From an optimization exercise on the open Yosys and OpenROAD flow, aimed at small area; shortcuts taken in it are not production practice.
At most, simulation tests tie the RTL to the original design; equivalence was not proved.
The series may have gaps, and a smaller design here may also do less where the tests do not look.
For run 2, only the layout was checked, not whether the RTL still works.

===== config.mk =====
export PLATFORM = sky130hd
export DESIGN_NAME = convolution
export DESIGN_NICKNAME = convolution
export VERILOG_FILES = /design/flow/design.v
export SDC_FILE = /design/flow/constraint.sdc
export NUM_CORES = 4
export LEC_CHECK = 0
export CAP_MARGIN = 20
export CORE_MARGIN = 2
export CORE_UTILIZATION = 40
export SLEW_MARGIN = 20

===== constraint.sdc =====
create_clock -name core_clock -period 6.0 [get_ports {iCLK}]
set_input_delay 1.2000 -clock core_clock [delete_from_list [all_inputs] [get_ports {iCLK}]]
set_output_delay 1.2000 -clock core_clock [all_outputs]
set_load 0.01 [all_outputs]

===== design.v =====
module sat ( input signed [18:0] iData,
	         output signed [15:0] oData);
assign oData = (-32768 >= iData) ? -32768 :
	       (32767 <= iData) ? 32767: iData;
endmodule
module dff #(parameter N=16, D=26)
			( input iCLK, iRSTn, 
		     	  input signed [N-1:0] iData,
			 output reg signed[N-1:0] oData );
always@(posedge iCLK, negedge iRSTn)
begin
	if(!iRSTn)
	oData <=0;
	else 
	oData <= iData;
end
endmodule
module delay #(parameter N=16, D=26)
	      (input iCLK, iRSTn,
	       input [N-1:0] iData,
	       output [N-1:0] oData );
wire [N-1:0] data_arr[0:D];
assign data_arr[0] = iData;
genvar i;
generate for (i=0;i<D;i=i+1) begin: gen_dff
dff#(N) u_dff(.iCLK(iCLK), .iRSTn(iRSTn), .iData(data_arr[i]), .oData(data_arr[i+1]));
			     end
endgenerate
assign oData = data_arr[26];
endmodule
module PE #(parameter BW1=16, BW2=16)
	   (input iCLK, iRSTn,
	    input signed [7:0] iW,
	    input signed [7:0] iX,
	    input signed [BW1-1:0] iPsum,
	    output reg signed [BW2-1:0] oPsum);
always@(posedge iCLK, negedge iRSTn)
begin
	if(!iRSTn)
	oPsum <=0;
	else 
	oPsum <= iW * iX + iPsum;
end
endmodule
module PE5 #(parameter BW1=16, BW2=19)
	     (input iCLK, iRSTn,
	      input signed [7:0] iW1,iW2,iW3,iW4,iW5,
	      input signed [7:0] iX,
	      input signed [BW1-1:0] iPsum,
	      output signed [BW2-1:0] oPsum);
wire signed[16:0] oPsum1,oPsum2;
wire signed[17:0]  oPsum3, oPsum4;
PE #(16,17)fa1(.iCLK(iCLK),.iRSTn(iRSTn),.iW(iW1),.iX(iX),.iPsum(iPsum),.oPsum(oPsum1));
PE #(17,17)fa2(.iCLK(iCLK),.iRSTn(iRSTn),.iW(iW2),.iX(iX),.iPsum(oPsum1),.oPsum(oPsum2));
PE #(17,18)fa3(.iCLK(iCLK),.iRSTn(iRSTn),.iW(iW3),.iX(iX),.iPsum(oPsum2),.oPsum(oPsum3));
PE #(18,18)fa4(.iCLK(iCLK),.iRSTn(iRSTn),.iW(iW4),.iX(iX),.iPsum(oPsum3),.oPsum(oPsum4));
PE #(18,19)fa5(.iCLK(iCLK),.iRSTn(iRSTn),.iW(iW5),.iX(iX),.iPsum(oPsum4),.oPsum(oPsum));
endmodule
module regist (input iCLK,iRSTn,iWren,
               input [7:0] iWeight,
               input [4:0] iAddr,
	    output reg signed [7:0]  iW1,iW2,iW3,iW4,iW5,iW6,iW7,iW8,iW9,iW10,iW11,iW12,iW13,iW14,iW15,iW16,iW17,iW18,iW19,iW20,iW21,iW22,iW23,iW24,iW25);
wire [24:0] en;
assign en[0] = (iAddr==1 && iWren==1)?1:0;
assign en[1] = (iAddr==2 && iWren==1)?1:0;
assign en[2] = (iAddr==3 && iWren==1)?1:0;
assign en[3] = (iAddr==4 && iWren==1)?1:0;
assign en[4] = (iAddr==5 && iWren==1)?1:0;
assign en[5] = (iAddr==6 && iWren==1)?1:0;
assign en[6] = (iAddr==7 && iWren==1)?1:0;
assign en[7] = (iAddr==8 && iWren==1)?1:0;
assign en[8] = (iAddr==9 && iWren==1)?1:0;
assign en[9] = (iAddr==10 && iWren==1)?1:0;
assign en[10] = (iAddr==11 && iWren==1)?1:0;
assign en[11] = (iAddr==12 && iWren==1)?1:0;
assign en[12] = (iAddr==13 && iWren==1)?1:0;
assign en[13] = (iAddr==14 && iWren==1)?1:0;
assign en[14] = (iAddr==15 && iWren==1)?1:0;
assign en[15] = (iAddr==16 && iWren==1)?1:0;
assign en[16] = (iAddr==17 && iWren==1)?1:0;
assign en[17] = (iAddr==18 && iWren==1)?1:0;
assign en[18] = (iAddr==19 && iWren==1)?1:0;
assign en[19] = (iAddr==20 && iWren==1)?1:0;
assign en[20] = (iAddr==21 && iWren==1)?1:0;
assign en[21] = (iAddr==22 && iWren==1)?1:0;
assign en[22] = (iAddr==23 && iWren==1)?1:0;
assign en[23] = (iAddr==24 && iWren==1)?1:0;
assign en[24] = (iAddr==25 && iWren==1)?1:0;
always@(posedge iCLK, negedge iRSTn)
begin
	if(!iRSTn)
	iW1 <= 0;
        else if (en[0])
	iW1 <= iWeight;
end
always@(posedge iCLK, negedge iRSTn)
begin
	if(!iRSTn)
	iW2 <= 0;
        else if (en[1] )
	iW2 <= iWeight;
end
always@(posedge iCLK, negedge iRSTn)
begin
	if(!iRSTn)
	iW3 <= 0;
        else if (en[2])
	iW3 <= iWeight;
end
always@(posedge iCLK, negedge iRSTn)
begin
	if(!iRSTn)
	iW4 <= 0;
        else if (en[3])
	iW4 <= iWeight;
end
always@(posedge iCLK, negedge iRSTn)
begin
	if(!iRSTn)
	iW5 <= 0;
        else if (en[4])
	iW5 <= iWeight;
end
always@(posedge iCLK, negedge iRSTn)
begin
	if(!iRSTn)
	iW6 <= 0;
        else if (en[5])
	iW6 <= iWeight;
end
always@(posedge iCLK, negedge iRSTn)
begin
	if(!iRSTn)
	iW7 <= 0;
        else if (en[6])
	iW7 <= iWeight;
end
always@(posedge iCLK, negedge iRSTn)
begin
	if(!iRSTn)
	iW8 <= 0;
        else if (en[7])
	iW8 <= iWeight;
end
always@(posedge iCLK, negedge iRSTn)
begin
	if(!iRSTn)
	iW9 <= 0;
        else if (en[8])
	iW9 <= iWeight;
end
always@(posedge iCLK, negedge iRSTn)
begin
	if(!iRSTn)
	iW10 <= 0;
        else if (en[9])
	iW10 <= iWeight;
end
always@(posedge iCLK, negedge iRSTn)
begin
	if(!iRSTn)
	iW11 <= 0;
        else if (en[10])
	iW11 <= iWeight;
end
always@(posedge iCLK, negedge iRSTn)
begin
	if(!iRSTn)
	iW12 <= 0;
        else if (en[11])
	iW12 <= iWeight;
end
always@(posedge iCLK, negedge iRSTn)
begin
	if(!iRSTn)
	iW13 <= 0;
        else if (en[12])
	iW13 <= iWeight;
end
always@(posedge iCLK, negedge iRSTn)
begin
	if(!iRSTn)
	iW14 <= 0;
        else if (en[13])
	iW14 <= iWeight;
end
always@(posedge iCLK, negedge iRSTn)
begin
	if(!iRSTn)
	iW15 <= 0;
        else if (en[14])
	iW15 <= iWeight;
end
always@(posedge iCLK, negedge iRSTn)
begin
	if(!iRSTn)
	iW16 <= 0;
        else if (en[15])
	iW16 <= iWeight;
end
always@(posedge iCLK, negedge iRSTn)
begin
	if(!iRSTn)
	iW17 <= 0;
        else if (en[16])
	iW17 <= iWeight;
end
always@(posedge iCLK, negedge iRSTn)
begin
	if(!iRSTn)
	iW18 <= 0;
        else if (en[17])
	iW18 <= iWeight;
end
always@(posedge iCLK, negedge iRSTn)
begin
	if(!iRSTn)
	iW19 <= 0;
        else if (en[18])
	iW19 <= iWeight;
end
always@(posedge iCLK, negedge iRSTn)
begin
	if(!iRSTn)
	iW20 <= 0;
        else if (en[19])
	iW20 <= iWeight;
end
always@(posedge iCLK, negedge iRSTn)
begin
	if(!iRSTn)
	iW21 <= 0;
        else if (en[20])
	iW21 <= iWeight;
end
always@(posedge iCLK, negedge iRSTn)
begin
	if(!iRSTn)
	iW22 <= 0;
        else if (en[21])
	iW22 <= iWeight;
end
always@(posedge iCLK, negedge iRSTn)
begin
	if(!iRSTn)
	iW23 <= 0;
        else if (en[22])
	iW23 <= iWeight;
end
always@(posedge iCLK, negedge iRSTn)
begin
	if(!iRSTn)
	iW24 <= 0;
        else if (en[23] )
	iW24 <= iWeight;
end
always@(posedge iCLK, negedge iRSTn)
begin
	if(!iRSTn)
	iW25 <= 0;
        else if (en[24])
	iW25 <= iWeight;
end
endmodule
module convolution #(parameter BW1=16, BW2=16)
	    (input iCLK, iRSTn,iWren,
             input signed [7:0] iX,
	     input [7:0] iWeight,
	     input [4:0] iADDR,
	     output signed [BW2-1:0] oPsum);
wire signed [7:0]iW1,iW2,iW3,iW4,iW5,iW6,iW7,iW8,iW9,iW10,iW11,iW12,iW13,iW14,iW15,iW16,iW17,iW18,iW19,iW20,iW21,iW22,iW23,iW24,iW25;
wire signed [18:0] a1,a4,a7,a10,a13;
wire signed [15:0] a2,a3,a5,a6,a8,a9,a11,a12;
reg [7:0] x0;
always@(posedge iCLK, negedge iRSTn)
begin
	if(!iRSTn)
	x0 <=0;
	else 
	x0 <= iX;
end
regist re1 (.iCLK(iCLK), .iRSTn(iRSTn), .iWren(iWren),.iWeight(iWeight),.iAddr(iADDR) ,.iW1(iW1),.iW2(iW2),.iW3(iW3),.iW4(iW4),.iW5(iW5),.iW6(iW6),.iW7(iW7),.iW8(iW8),.iW9(iW9),.iW10(iW10),.iW11(iW11),.iW12(iW12),.iW13(iW13),.iW14(iW14),.iW15(iW15),.iW16(iW16),.iW17(iW17),.iW18(iW18),.iW19(iW19),.iW20(iW20),.iW21(iW21),.iW22(iW22),.iW23(iW23),.iW24(iW24),.iW25(iW25));
PE5   #(16,19)st1 (.iCLK(iCLK),.iRSTn(iRSTn),.iW1(iW1),.iW2(iW2),.iW3(iW3),.iW4(iW4),.iW5(iW5),.iX(x0),.iPsum(0),.oPsum(a1));
sat   st2 (.iData(a1), .oData(a2));
delay st3 (.iCLK(iCLK),.iRSTn(iRSTn), .iData(a2), .oData(a3));
PE5   #(16,19)nd1 (.iCLK(iCLK),.iRSTn(iRSTn),.iW1(iW6),.iW2(iW7),.iW3(iW8),.iW4(iW9),.iW5(iW10),.iX(x0),.iPsum(a3),.oPsum(a4));
sat   nd2 (.iData(a4), .oData(a5));
delay nd3 (.iCLK(iCLK),.iRSTn(iRSTn), .iData(a5), .oData(a6));
PE5   #(16,19)rd1 (.iCLK(iCLK),.iRSTn(iRSTn),.iW1(iW11),.iW2(iW12),.iW3(iW13),.iW4(iW14),.iW5(iW15),.iX(x0),.iPsum(a6),.oPsum(a7));
sat   rd2 (.iData(a7), .oData(a8));
delay rd3 (.iCLK(iCLK),.iRSTn(iRSTn), .iData(a8), .oData(a9));
PE5   #(16,19)th1 (.iCLK(iCLK),.iRSTn(iRSTn),.iW1(iW16),.iW2(iW17),.iW3(iW18),.iW4(iW19),.iW5(iW20),.iX(x0),.iPsum(a9),.oPsum(a10));
sat   th2 (.iData(a10), .oData(a11));
delay th3 (.iCLK(iCLK),.iRSTn(iRSTn), .iData(a11), .oData(a12));
PE5   #(16,19)fi1 (.iCLK(iCLK),.iRSTn(iRSTn),.iW1(iW21),.iW2(iW22),.iW3(iW23),.iW4(iW24),.iW5(iW25),.iX(x0),.iPsum(a12),.oPsum(a13));
sat   fi2 (.iData(a13), .oData(oPsum));
endmodule

===== run.sh =====
#!/bin/bash
# synth_recipe.tcl (not shown) runs the flow's synth.tcl, then flattens the netlist and writes it again
# the make line also repeats each setting of config.mk as NAME=value (left out here)
make -C /OpenROAD-flow-scripts/flow DESIGN_CONFIG=/design/flow/config.mk WORK_HOME=/design/flow/orfs CLKGATE_MAP_FILE= SYNTH_SCRIPT=/design/flow/synth_recipe.tcl finish

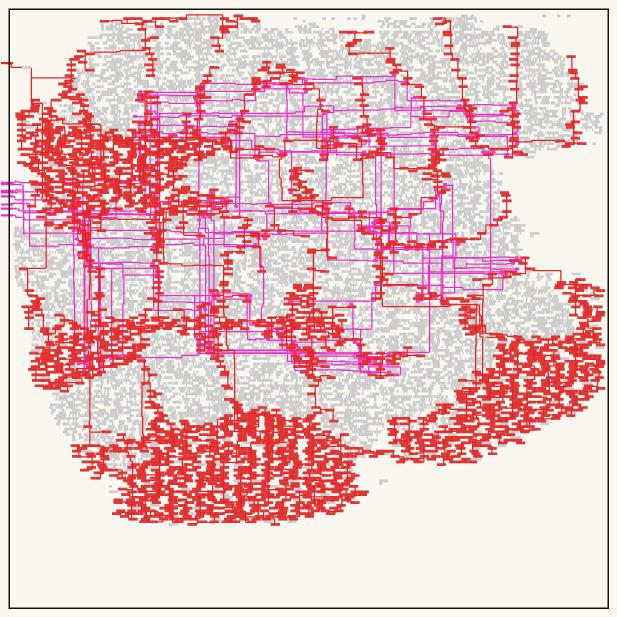
(run_1/port_nets.png)
Drawn at 1 px/um.
| color | port | bits | direction | edge | end cells | buffers | wire |
|---|---|---|---|---|---|---|---|
| magenta | iWeight | 8 | input | left | 200 | 16 | 14800 um |
| red | iRSTn | 1 | input | left | 2316 | 32 | 16300 um |
IO Count: 40
IO buf count: 39

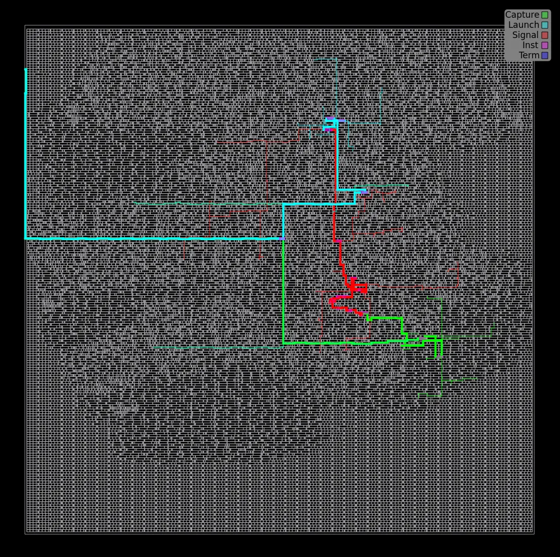
(run_1/final_worst_path.png)
final core utilization: 0.446
Non-Filler Instances: 16300

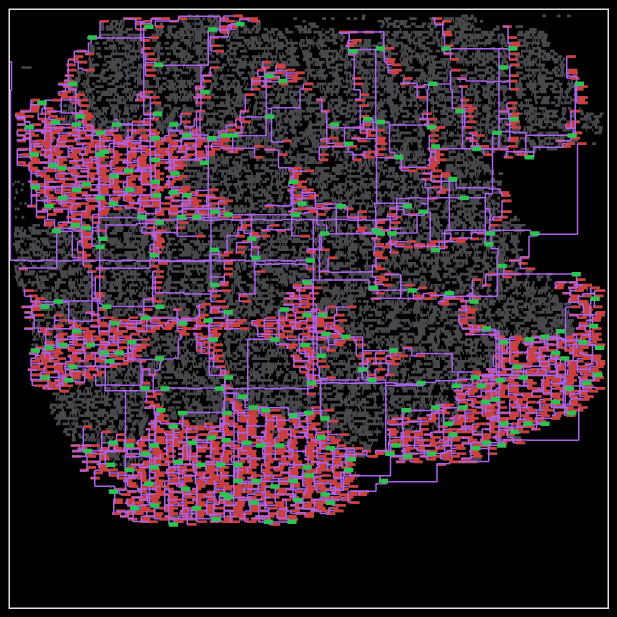
(run_1/clock_map.png)
Drawn at 1 px/um.
[red] flip-flops | count: 2316
[green] cells driving clock nets | count: 241
[purple] clock wires | length: 29.3 mm
routed clock nets: 242
clock latency on the worst-skew pair: 0.98 ns
clock skew: 0.164 ns

==> impl_metrics.toml, run 1 <==
[status]
status = "complete, no violations"

[worst_setup_path]
r2r-start = "x0[0]$_DFF_PN0_"
path_cells = "buf_12 -> and2_1 -> inv_1 -> fa_1 -> inv_1 -> fa_1 -> fa_1 -> fa_1 -> fa_1 -> ha_1 -> o21a_1 -> o31a_1 -> o211ai_1 -> a21oi_1 -> a2111oi_2 -> a21oi_1 -> xnor2_1"
cp_data_arrival_time_ns = 6.37
reg2reg_slack_ns = 0.38
critical-path-max-stage-delay_ns = 0.70
crit_slowest_cell = "dfrtp_4"
reg2reg_depth = 17

[logic_synthesis]
yosysSeqAreaShare = 0.411
yosys_warnings = 10
yosysMostFrequentCell = "dfrtp_1"
syn-instance-count = 11300
synth.area.mux_share = 0.0162
ys_top_cells_by_count = "dfrtp_1, inv_1, fa_1"
synth.avg_cell_area_um2 = 12.4

[clock_network]
cts_tree = "done"
cts_resized = 0

[timing]
finalHoldWorstSlack_ns = 0.158
min_period_over_period = 0.936
hold_violations = 0
finalSetupViolCount = 0

[layout]
multi_input_gates = 6550
n_antenna_cell = 7
buf_share = 0.0138
multi_input_area_um2 = 73700
final_common_cell = "dfrtp_1"
fillerInstances = 31600

[floorplan]
dieArea_um2 = 357000

[flow_run]
maxCapViolCount = 0

[placement]
place_ws_ns = 0.384
## run 1: worst min-delay path by stage
stage | from | end | slack, ns | cells after the start
global placement | th3.gen_dff[8].u_dff.oData[1]$_DFF_PN0_ | th3.gen_dff[9].u_dff.oData[1]$_DFF_PN0_ | 0.33 | 0
finish | iRSTn | th3.gen_dff[2].u_dff.oData[8]$_DFF_PN0_ | 0.16 | 1
detailed placement | nd3.gen_dff[9].u_dff.oData[0]$_DFF_PN0_ | nd3.gen_dff[10].u_dff.oData[0]$_DFF_PN0_ | 0.33 | 0
global route | iRSTn | th3.gen_dff[2].u_dff.oData[8]$_DFF_PN0_ | 0.14 | 1
CTS | iRSTn | th3.gen_dff[2].u_dff.oData[8]$_DFF_PN0_ | 0.15 | 1
floorplan | nd3.gen_dff[9].u_dff.oData[0]$_DFF_PN0_ | nd3.gen_dff[10].u_dff.oData[0]$_DFF_PN0_ | 0.33 | 0
## run 1: stage by stage
stage               cell area [um2]   util  instances
floorplan                    141000      -      11300
global route                 156000  0.446      16300
detailed placement           148000  0.422      15800
finish                       156000  0.446      16300
global placement             148000  0.422      15800
CTS                          156000  0.446      16300
==> run 2: too many edits to list; what changed since run 1 <==
design.v: 297 -> 5952 lines; modules unchanged: 0
  convolution: edited, 33 -> 5938 lines
  FA: new, 4 lines
  BSEL: new, 3 lines
  BSEL0: new, 3 lines
  HA: new, 4 lines
  removed: sat, dff, delay, PE, PE5, regist
==> module BSEL0 as of run 2 <==
module BSEL0 (input one, a, neg, output y);
assign y = ~(one & a) ^ neg;
endmodule
==> module HA as of run 2 <==
module HA (input a, b, output s, co);
assign s = a ^ b;
assign co = a & b;
endmodule
==> module FA as of run 2 <==
module FA (input a, b, c, output s, co);
assign s = a ^ b ^ c;
assign co = (a & b) | (a & c) | (b & c);
endmodule
==> module BSEL as of run 2 <==
module BSEL (input one, two, a, b, neg, output y);
assign y = ~((one & a) | (two & b)) ^ neg;
endmodule
==> flow/run.sh (new file) <==
#!/bin/bash
# The standard layout with two changes:
#  - after the standard synthesis, every combinational cell is swapped for the
#    smallest variant of its kind (same function and pins); the placement and
#    timing repairs later upsize what timing needs;
#  - clock tree synthesis adds no dummy loads and builds the tree from
#    clkbuf_8 cells over small sink clusters.
set -euo pipefail
export CTS_ARGS="-sink_clustering_enable -repair_clock_nets -dont_use_dummy_load -buf_list sky130_fd_sc_hd__clkbuf_8 -sink_clustering_size 14 -sink_clustering_max_diameter 60"
RES="$PWD/orfs/results/$FLOW_PLATFORM/convolution/base"
bash standard.sh synth > flow_synth.log 2>&1
cp "$RES/1_2_yosys.v" "$RES/1_2_yosys.std.v"
python3 flow/downsize.py "$FLOW_HOME/platforms/$FLOW_PLATFORM/lib/sky130_fd_sc_hd__tt_025C_1v80.lib" \
  "$RES/1_2_yosys.std.v" "$RES/1_2_yosys.v" > flow_downsize.log 2>&1
rm -f "$RES/1_synth.odb" "$RES/1_synth.sdc"
bash standard.sh > flow_standard.log 2>&1
==> flow/downsize.py (new file) <==
#!/usr/bin/env python3
"""Rewrite a mapped sky130hd netlist so that every combinational cell uses the
smallest-area variant of its kind (same function and pins). Flip-flops, clock
cells and tie cells are left alone. Usage: downsize.py LIB IN.v OUT.v"""
import re, sys
lib, src, dst = sys.argv[1:4]
area, pins, cur = {}, {}, None
for l in open(lib):
    m = re.match(r'\s*cell\s*\(\s*"?(sky130_fd_sc_hd__\w+)"?\s*\)', l)
    if m:
        cur = m.group(1); pins[cur] = []
        continue
    m = re.match(r'\s*area\s*:\s*([\d.]+)', l)
    if m and cur and cur not in area:
        area[cur] = float(m.group(1))
    m = re.match(r'\s*pin\s*\(\s*"?(\w+)"?\s*\)', l)
    if m and cur:
        pins[cur].append(m.group(1))
skip = re.compile(r'__(df|edf|sdf|sedf|dl|clk|conb|tap|fill|decap|diode|probe|lpflow|ebuf|einv|macro|fa_|fah|ha_)')
best = {}
for c in area:
    m = re.match(r'(sky130_fd_sc_hd__\w+?)_(\d+)$', c)
    if not m or skip.search(c):
        continue
    base = m.group(1)
    if base not in best or area[c] < area[best[base]]:
        best[base] = c
t = open(src).read()
n = [0]
def rep(m):
    c = m.group(1)
    mm = re.match(r'(sky130_fd_sc_hd__\w+?)_(\d+)$', c)
    if mm and mm.group(1) in best and not skip.search(c):
        b = best[mm.group(1)]
        if b != c and sorted(pins[b]) == sorted(pins[c]):
            n[0] += 1
            return b + m.group(2)
    return m.group(0)
t = re.sub(r'^(\s*sky130_fd_sc_hd__\w+)(\s)', lambda m: rep(re.match(r'\s*(sky130_fd_sc_hd__\w+)(\s)', m.group(0))) if False else m.group(0), t, flags=re.M)
out = []
for line in t.split('\n'):
    m = re.match(r'^(\s*)(sky130_fd_sc_hd__\w+)(\s.*)$', line)
    if m:
        c = m.group(2)
        mm = re.match(r'(sky130_fd_sc_hd__\w+?)_(\d+)$', c)
        if mm and mm.group(1) in best and not skip.search(c):
            b = best[mm.group(1)]
            if b != c and sorted(pins[b]) == sorted(pins[c]):
                n[0] += 1
                line = m.group(1) + b + m.group(3)
    out.append(line)
open(dst, 'w').write('\n'.join(out))
print(f'downsized {n[0]} cells', file=sys.stderr)
==> standard.sh (new file) <==
#!/bin/bash
# synth_recipe.tcl (not shown) runs the flow's synth.tcl, then flattens the netlist and writes it again
# the make line also repeats each setting of config.mk as NAME=value (left out here)
make -C /OpenROAD-flow-scripts/flow DESIGN_CONFIG=/design/flow/config.mk WORK_HOME=/design/flow/orfs CLKGATE_MAP_FILE= SYNTH_SCRIPT=/design/flow/synth_recipe.tcl "${@:-finish}"
--- a/config.mk
+++ b/config.mk
@@ -10,2 +10,3 @@
 export CORE_UTILIZATION = 40
 export SLEW_MARGIN = 20
+export SYNTH_HIERARCHICAL = 1
removed: run.sh
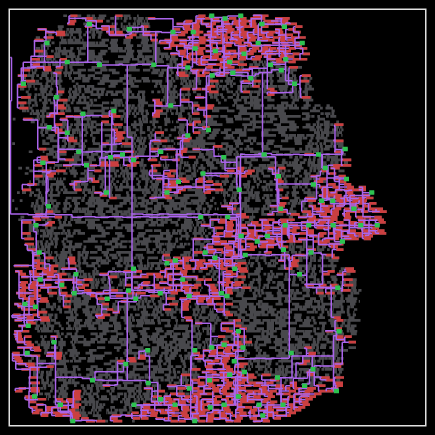
(run_2/clock_map.png)
Drawn at 1 px/um.
[green] cells driving clock nets | count: 136
[red] flip-flops | count: 1307
[purple] clock wires | length: 15000 um
routed clock nets: 137
flops lie: all over the die
clock skew: 0.0838 ns
clock latency on the worst-skew pair: 0.93 ns

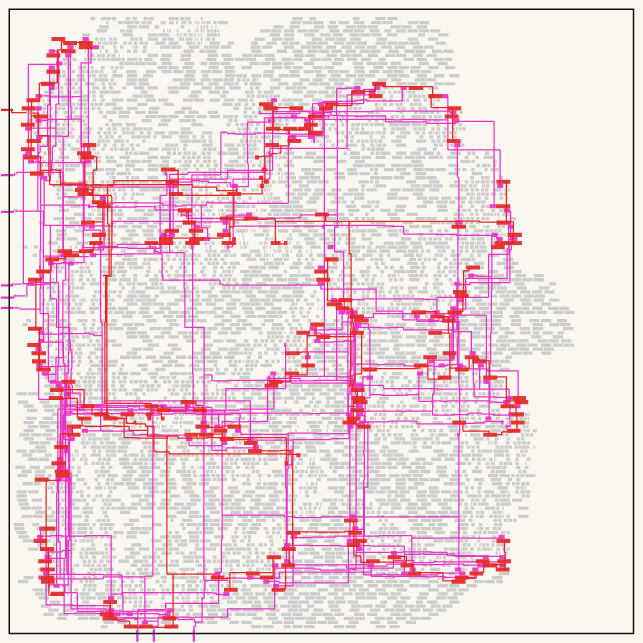
(run_2/port_nets.png)
Drawn at 1.5 px/um.
| color | port | bits | direction | edge | end cells | buffers | wire |
|---|---|---|---|---|---|---|---|
| magenta | iWeight | 8 | input | 5 left, 3 bottom | 200 | 9 | 14300 um |
| red | iRSTn | 1 | input | left | 216 | 11 | 3790 um |

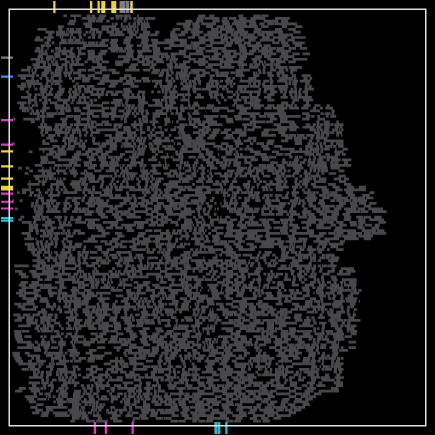
(run_2/pins.png)
Drawn at 1 px/um. Pins as bars across the die edge, other pins in gray.
| color | port | pins | direction | edge |
|---|---|---|---|---|
| yellow | oPsum | 16 | output | 10 top, 6 left |
| cyan | iADDR | 5 | input | 3 bottom, 2 left |
| blue | iRSTn | 1 | input | left |
| magenta | iWeight | 8 | input | 5 left, 3 bottom |
all pins by edge: 18 top, 15 left, 7 bottom
Die X: 415 um
Die Y: 415 um

==> run 2 against run 1 <==
Critical endpoint is now CS5_17_0$_DFF_P_; still clean; global-route usage increased by 6.6 points; utilization rose by 1.9 points; via count is 43% lower; synthesized cell count shrank 54%.
==> impl_metrics.toml, run 2 <==
[status]
status = "complete, no violations"

[clock_network]
cts_tree = "done"

[logic_synthesis]
synth.avg_cell_area_um2 = 13.1
syn-instance-count = 5159

[layout]
buf_share = 0.0669
layoutNonFillerInstCount = 8148
multi_input_area_um2 = 40400
n_antenna_cell = 13
final_common_cell = "dfxtp_1"
nClkBuffers = 136
fillerInstances = 15200
postLayoutCellArea_um2 = 77900
multi_input_gates = 3698

[worst_setup_path]
cp_data_arrival_time_ns = 6.70
critical-path-max-stage-delay_ns = 0.57

[flow_run]
maxCapViolCount = 0

[placement]
place_ws_ns = -0.183
placed_area_um2 = 75300
dp_cells = 7979

[floorplan]
io-pin-count = 40
dieArea_um2 = 172000

[timing]
hold_violations = 0
finalSetupViolCount = 0
setup_ws_ns = 0.0952
min_period_over_period = 0.984
[run 2: what timing repair did]
item | CTS | global route
setup buffers | 6 | 14
setup endpoints to repair | 12 | 23
gates resized for setup | 27 | 133
pin swaps | 6 | 65
[run 2: final timing paths]
check / slack, ns / cells after the start / start / endpoint
setup / recovery: 0.1 / 16 / W23[3]$_DFFE_PN0P_ / CS5_17_0$_DFF_P_
hold / removal: 0.27 / 2 / iRSTn / W22[5]$_DFFE_PN0P_
setup reg to reg: 0.1 / 16 / W23[3]$_DFFE_PN0P_ / CS5_17_0$_DFF_P_
hold reg to reg: 0.27 / 0 / P52[0]$_DFF_P_ / P53[0]$_DFF_P_
max in group asynchronous: 4.31 / 5 / iRSTn / W9[5]$_DFFE_PN0P_
min in group core_clock: 0.27 / 0 / P52[0]$_DFF_P_ / P53[0]$_DFF_P_
[run 2: metrics by stage]
step	util	hold slack (ns)
floorplan	-	0.310
global placement	0.449	0.310
detailed placement	0.449	0.312
CTS	0.461	0.195
global route	0.464	0.234
finish	0.465	0.271

separate check: timing with driven ports:
The results above use ideal ports. As a check the final layouts listed here were re-extracted and re-timed, cells and wires unchanged. Step 1: set_driving_cell puts a clkbuf_16 on iCLK and a buf_2 on each other input, an assumption about the parent block. Step 2 moves the port delays by t, midway between the first and last clock arrival at a register: inputs arrive t later, outputs are due t later. That takes back most of the time a late clock gives input paths. Slacks: ideal / step 1 / step 2; pairs: ideal / step 1.
run	t, ns	slack for setup (ns)	worst data-port slew with drivers (ns)
run 1	0.992	0.384 / 0.384 / 0.384	0.12
run 2	0.960	0.095 / 0.095 / 0.095	0.12
After both steps every run listed still meets setup and hold.
